What follows belongs to an exercise in optimizing a design on an open flow for small area and a short achievable clock period; a production flow would make more cautious choices. Where RTL was checked, it was by simulation tests only, not by an equivalence proof against the original. Not every run is shown, and edits may drop behaviour that the tests do not exercise. For run 2, only the layout was checked, not whether the RTL still works.

run_1/clock_tree.png
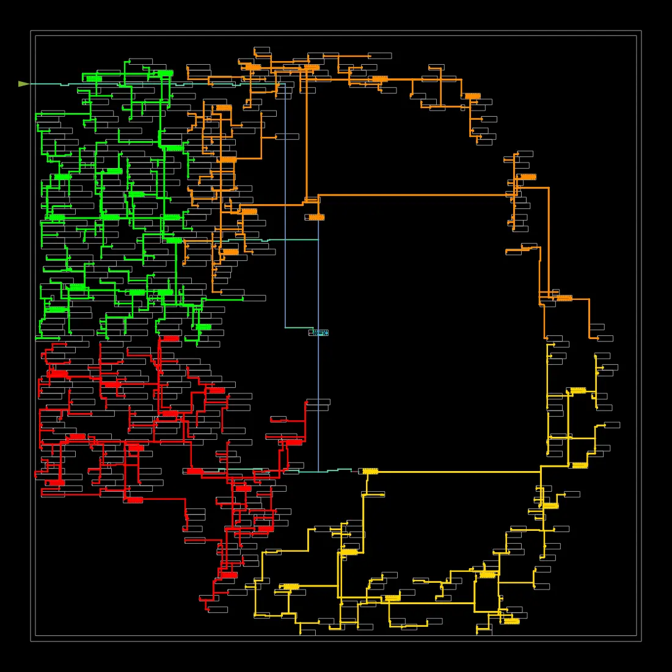
run_1/io_fan.png
Scale bar: 100 um.
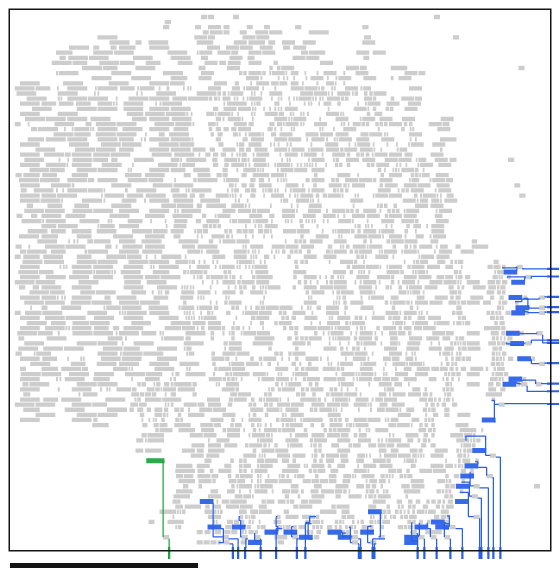
run_1/cell_density.png
Scale bar: 100 um. 29 x 29 tiles, from dark purple (low) to yellow (high), 0 to 100% covered.
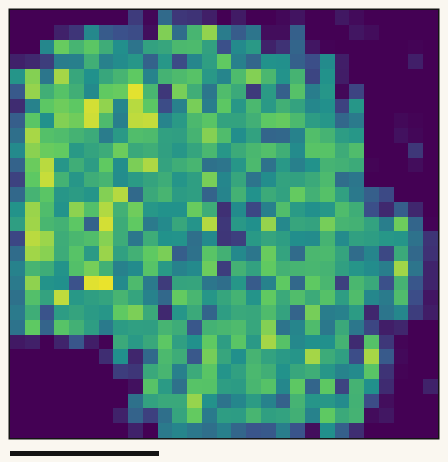
run_1/metal_density.png
Scale bar: 100 um. 29 x 29 tiles, from dark purple (low) to yellow (high), scaled to the fullest tile. Values are wire area over tile area, all layers added.
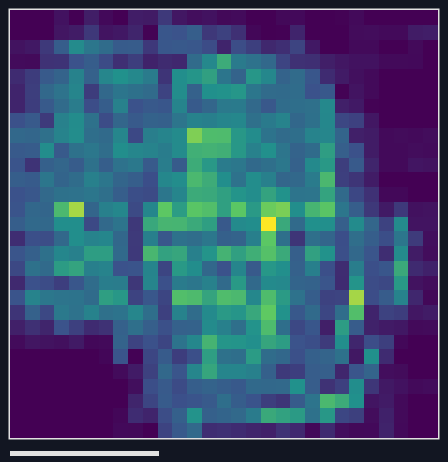
## design/flow/run.sh

```bash
#!/bin/bash
# synth_recipe.tcl (not shown) runs the flow's synth.tcl, then flattens the netlist and writes it again
# the make line also repeats each setting of config.mk as NAME=value (left out here)
make -C /OpenROAD-flow-scripts/flow DESIGN_CONFIG=/design/flow/config.mk WORK_HOME=/design/flow/orfs CLKGATE_MAP_FILE= SYNTH_SCRIPT=/design/flow/synth_recipe.tcl finish
```

## design/flow/config.mk

```make
export PLATFORM = sky130hd
export DESIGN_NAME = computing_core
export DESIGN_NICKNAME = computing_core
export VERILOG_FILES = /design/flow/design.v
export SDC_FILE = /design/flow/constraint.sdc
export NUM_CORES = 4
export LEC_CHECK = 0
export CAP_MARGIN = 20
export CORE_MARGIN = 2
export CORE_UTILIZATION = 40
export SLEW_MARGIN = 20
```

## design/flow/constraint.sdc

```tcl
create_clock -name core_clock -period 8.0 [get_ports {clk}]
set_input_delay 1.6000 -clock core_clock [delete_from_list [all_inputs] [get_ports {clk}]]
set_output_delay 1.6000 -clock core_clock [all_outputs]
set_load 0.01 [all_outputs]
```

## design/flow/design.v

```verilog
`timescale 1ns / 1ps
module computing_core(
    input clk,
    input reset,
    input [31:0] data_kernel,
    input [31:0] data_in_0,
    output [31:0] data_out_0,
    output reg en,
    output reg done
    );
    reg [31:0] mem [7:0];
    reg [2:0] w_pt, r_pt;
    reg [1:0] countr;
    reg [31:0] x;
    wire [2:0] diff = w_pt - r_pt;
    wire wr = ~(w_pt < r_pt) & (diff != 3'd7);
    wire rd = (w_pt != r_pt);
    always @(posedge clk or negedge reset)
        if (!reset) begin
            w_pt <= 0;
            r_pt <= 0;
            countr <= 0;
            en <= 1;
        end else begin
            en <= wr;
            if (wr) w_pt <= w_pt + 1;
            if (countr == 2) begin
                countr <= 0;
                r_pt <= r_pt - 1;
            end else if (rd) begin
                countr <= countr + 1;
                r_pt <= r_pt + 1;
            end
        end
    always @(posedge clk) begin
        if (wr) mem[w_pt] <= data_in_0;
        if (rd) x <= mem[r_pt];
    end
    reg [31:0] kr0, kr1, kr2;
    reg [1:0] kc;
    wire ld = (kc != 2'd3);
    always @(posedge clk or negedge reset)
        if (!reset) kc <= 0;
        else if (ld) kc <= kc + 1;
    always @(posedge clk) begin
        kr0 <= ld ? data_kernel : kr2;
        kr1 <= kr0;
        kr2 <= kr1;
    end
    reg [2:0] c;
    always @(posedge clk or negedge reset)
        if (!reset) begin
            c <= 0;
            done <= 0;
        end else begin
            c <= (c == 3'd7) ? 3'd5 : c + 1;
            done <= (c == 3'd5);
        end
    reg [31:0] p, s;
    always @(posedge clk) begin
        p <= x * kr1;
        s <= p + (done ? 32'd0 : s);
    end
    assign data_out_0 = s;
endmodule
```

==> reports/metrics.yaml, run 1 <==
finish:
  seqCellArea_sq_mm: 0.0122
  seq_area_frac: 0.338
  syn2layout_area_growth_pct: 12.1
  top_register: "mem"
  clock_area_frac: 0.0454
  largest_class: "multi-input combinational cells"
  inv_count: 412
hold_path:
  worstHoldPathCells: 0
setup_path:
  critPathLaunch: "kr1[2]$_DFF_P_"
  worst_r2r_endpoint: "p[28]$_DFF_P_"
  start_kind: "flip-flop"
  critPathMaxFanout: 19
  worst-setup-path-type: "reg -> reg"
  crit_path_frequent_cell: "fa_1"
  worst-path-stages: 22
  reg2reg_depth: 22
clock_tree:
  cts_setup_buffers: 0
  clk_pin_slew_ns: 0.06
  cts_tree: "done"
  hold_buffers: 0
flow_run:
  drv_cap: 0
run_status:
  status: "no timing/DRC/antenna violations"
route:
  vias: 19300
  remaining_drc_errors: 0
synthesis:
  synth_top_family_by_area: "adder cells"
  synth_area_per_cell_sq_um: 11.8
  synth_enable_flop_cells: 288
  muxShareOfSynthArea: 0.0569
  ys_seq_area_frac: 0.379
floorplanning:
  pin_count: 100
  die_w_um: 288
place:
  dpl_worst_slack_ns: 0.458
sta:
  fin_crit_ns: 7.61
  setup_tns_ns: 0
  min_period_over_period: 0.951
grt:
  overflow: 0
  antenna_found_initial: 3
## Picture notes: clock_tree.png
CTS Sinks: 463
Seq cells: 463
total CTS buffers: 50
root buffer cell: clkbuf_16
H-tree level count: 2

## Picture notes: io_fan.png
Key: data_out_0 = blue [bits 32, direction output, edge 21 bottom, 11 right, end cells 32, buffers 32, wire 797 um]; en = green [bits 1, direction output, edge bottom, end cells 1, buffers 1, wire 46.2 um]

## Picture notes: cell_density.png
The emptiest ninth of the die: top right. The mean over all tiles is 42%. The densest ninth of the die: left middle. 19% of the tiles are nearly empty.

## Picture notes: metal_density.png
14% of the tiles are nearly empty. 13% of the tiles are over half the peak. The mean over all tiles is 0.14. The densest ninth of the die: middle. The fullest tile reaches 0.53.

run_1/wires.png
Scale bar: 100 um. Two of the layers only.
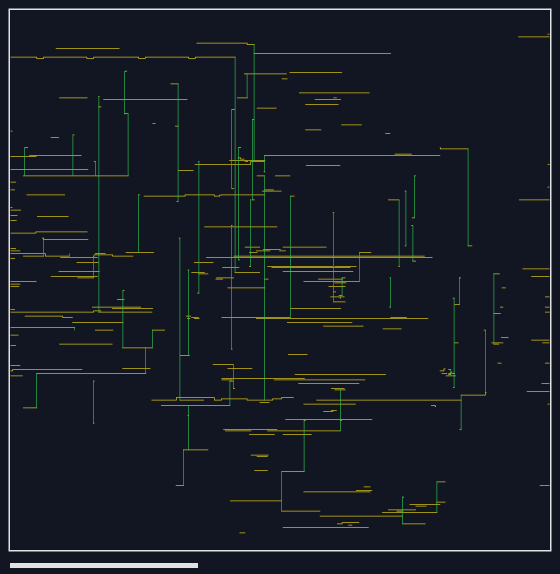

--- run 2: outline of the changes from run 1 ---
design/flow/design.v: 65 -> 980 lines; modules unchanged: 0
  computing_core: edited, 64 -> 979 lines
--- a/design/flow/config.mk
+++ b/design/flow/config.mk
@@ -6,6 +6,8 @@
 export NUM_CORES = 4
 export LEC_CHECK = 0
+export ABC_CLOCK_PERIOD_IN_PS = 2500
 export CAP_MARGIN = 20
 export CORE_MARGIN = 2
-export CORE_UTILIZATION = 40
+export CORE_UTILIZATION = 50
+export SETUP_SLACK_MARGIN = 5
 export SLEW_MARGIN = 20
run_2/wires.png
Scale bar: 100 um. Two of the layers only.
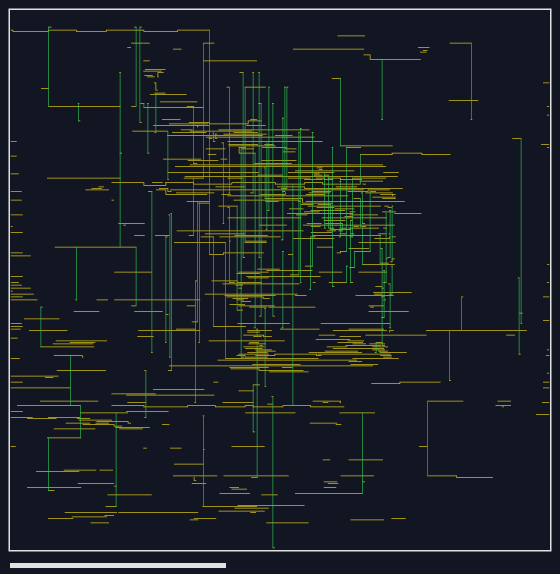
Key: metal 3 = yellow [wire length 6180 um]; metal 4 = green [wire length 3820 um]

run_2/io_fan.png
Scale bar: 100 um.
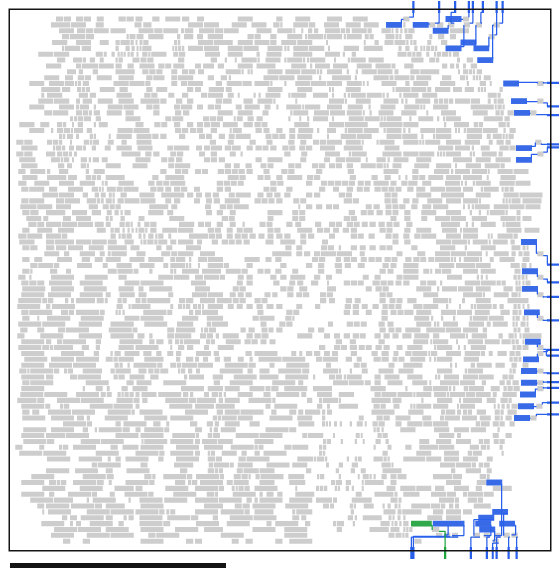
Key: en = green [bits 1, direction output, edge bottom, end cells 1, buffers 1, wire 14.1 um]; data_out_0 = blue [bits 32, direction output, edge 16 right, 8 bottom, 8 top, end cells 32, buffers 32, wire 399 um]

==> run 2 against run 1 <==
Maximum frequency rose to 2.6 times the previous value. First-iteration DRC count up 72%. Worst setup slack better by 4.6 ns. Global-route usage up 7.1 points. Worst hold slack worse by 0.0015 ns. Die area down 24%. Critical path depth down 15. Highest routed layer is now met4.
==> reports/metrics.yaml, run 2 <==
setup_path:
  cp-endpoint: "ca[96]$_DFF_P_"
  cp.required_ns: 8.47
  worst_r2r_endpoint: "ca[96]$_DFF_P_"
  worst_ep_arrival_time_ns: 3.44
  crit_slowest_cell: "fa_1"
  reg2reg_depth: 7  # -68%
  max_stage_delay_ns: 0.56
  r2r-start: "b_m4[0]$_DFF_P_"
  start_kind: "flip-flop"
  critPathTopFamily: "adder cells"
  worstPathBufferInverterCount: 1
  ff2ff_setup_slack_ns: 5.03
  crit_path_frequent_cell: "fa_1"
  worst-path-stages: 7  # -68%
  critPathLaunch: "b_m4[0]$_DFF_P_"
  critPathMaxFanout: 30  # +11
  worst-setup-path-type: "reg -> reg"
  cp-end-kind: "flip-flop"
hold_path:
  hold_path_end: "kr2[7]$_DFF_P_"
  hold_class: "reg -> reg"
  hp-start: "kr1[7]$_DFF_P_"
  worstHoldPathCells: 0  # unchanged
synthesis:
  synth_fa_ha_area_frac: 0.154
  synth_top_family_by_area: "compound AO/OA/AOI/OAI gates"
  muxShareOfSynthArea: 0.0162  # -0.0407
  synth_enable_flop_cells: 192  # -33%
  synth-simple-area-share: 0.0600
  ys_seq_area_frac: 0.463  # +0.0837
  synth_compound_area_frac: 0.176
  synth_top_area_share: 0.265
  ys_top_cells_by_area: "dfxtp_1 27%, edfxtp_1 19%, fa_1 11%, xnor2_1 5.7%, a221oi_1 4.8%"
  ys_seq_elements: 603
  synth_area_per_cell_sq_um: 11.6  # -2.0%
  synth_flop_cell: "dfxtp_1"
  synth_xor_area_frac: 0.0785
finish:
  multi_input_gates: 1599
  design.seq.count: 603  # +30%
  clock_area_frac: 0.0649  # +0.0195
  fillers: 5098
  num-nonclk-buffers: 155
  antenna_cells: 2
  nClkBuffers: 92
  seqCellArea_sq_mm: 0.0141  # +15%
  final_core_util: 0.571
  largest_class: "multi-input combinational cells"
  multi_input_area_sq_mm: 0.0149
  multi_input_area_share: 0.433
  mostFrequentLayoutCells: "377 x dfxtp_1, 210 x inv_1, 198 x xnor2_1, 192 x edfxtp_1, 170 x fa_1"
  final_common_cell: "dfxtp_1"
  syn2layout_area_growth_pct: 13.2
  top_register: "ca"
  seq_area_frac: 0.410  # +0.0715
  inv_count: 213  # -48%
  buffer_area_frac: 0.0404
  nNetsFinal: 2975
clock_tree:
  htreeDepth: 3  # +1
  root_buffer: "clkbuf_16"
  hold_buffers: 0  # unchanged
  cts_tree: "done"
  clock-sinks: 603  # +30%
  numCtsBuffers: 66  # +32%
  cts_setup_buffers: 3  # +3
  clk_pin_slew_ns: 0.06  # about the same
sta:
  min_period_over_period: 0.371  # -0.580
  timing.hold.ws_ns: 0.324
  fin_crit_ns: 2.97  # -4.64 ns
  fin_worst_skew_ns: 0.0304
  hold_viol_final: 0
  setup_tns_ns: 0  # unchanged
  max_freq_mhz: 337
route:
  viasPerCell: 6.09
  drtIter0Drc: 1970
  wire_per_inst_um: 23.2
  wl_met1_um: 34800
  remaining_drc_errors: 0  # unchanged
  drt_wl_total_um: 80700
  met2_length_um: 35900
  vias: 21200  # +9.7%
grt:
  antenna_found_initial: 2  # -1
  grt_use_total: 0.258
  overflow: 0  # unchanged
  gr-usage-met1: 0.353
  grt_pass1_wl_um: 125000
  grt_pass1_vias: 21200
place:
  portBuffers: 99
  dpl_worst_slack_ns: 4.38  # +3.92 ns
floorplanning:
  die_w_um: 250  # -13%
  taps: 782
  pin_count: 100  # unchanged
  fp-row-count: 90
  die_area_sq_mm: 0.0627
run_status:
  status: "no timing/DRC/antenna violations"
flow_run:
  drv_cap: 0  # unchanged

## re-timing with driven ports
No port has a modelled driver above. Below, the same layouts with a new extraction and two added sets of constraints.
Step 1 assumes that a clkbuf_16 drives the clock port and a buf_2 every other input.
Step 2 adds t to the input delays and takes it off the output delays; t is the mean of the earliest and latest rising clock arrival at the registers after step 1. Input paths then give back, and output paths get back, about the clock's delay inside the block.
Three values: no drivers, after step 1, after step 2; two values: the first two.
run | t (ns) | setup WS [ns] | worst setup path at the end | worst data-port slew with drivers (ns)
run 1 | 0.662 | 0.389 / 0.389 / 0.389 | register to register | 0.07
run 2 | 0.664 | 5.032 / 5.004 / 4.485 | input to register | 0.08
After both steps every run listed still meets setup and hold. The setup slack of run 2, which loses most, moves by -0.028 ns with the drivers and by -0.547 ns with both steps.
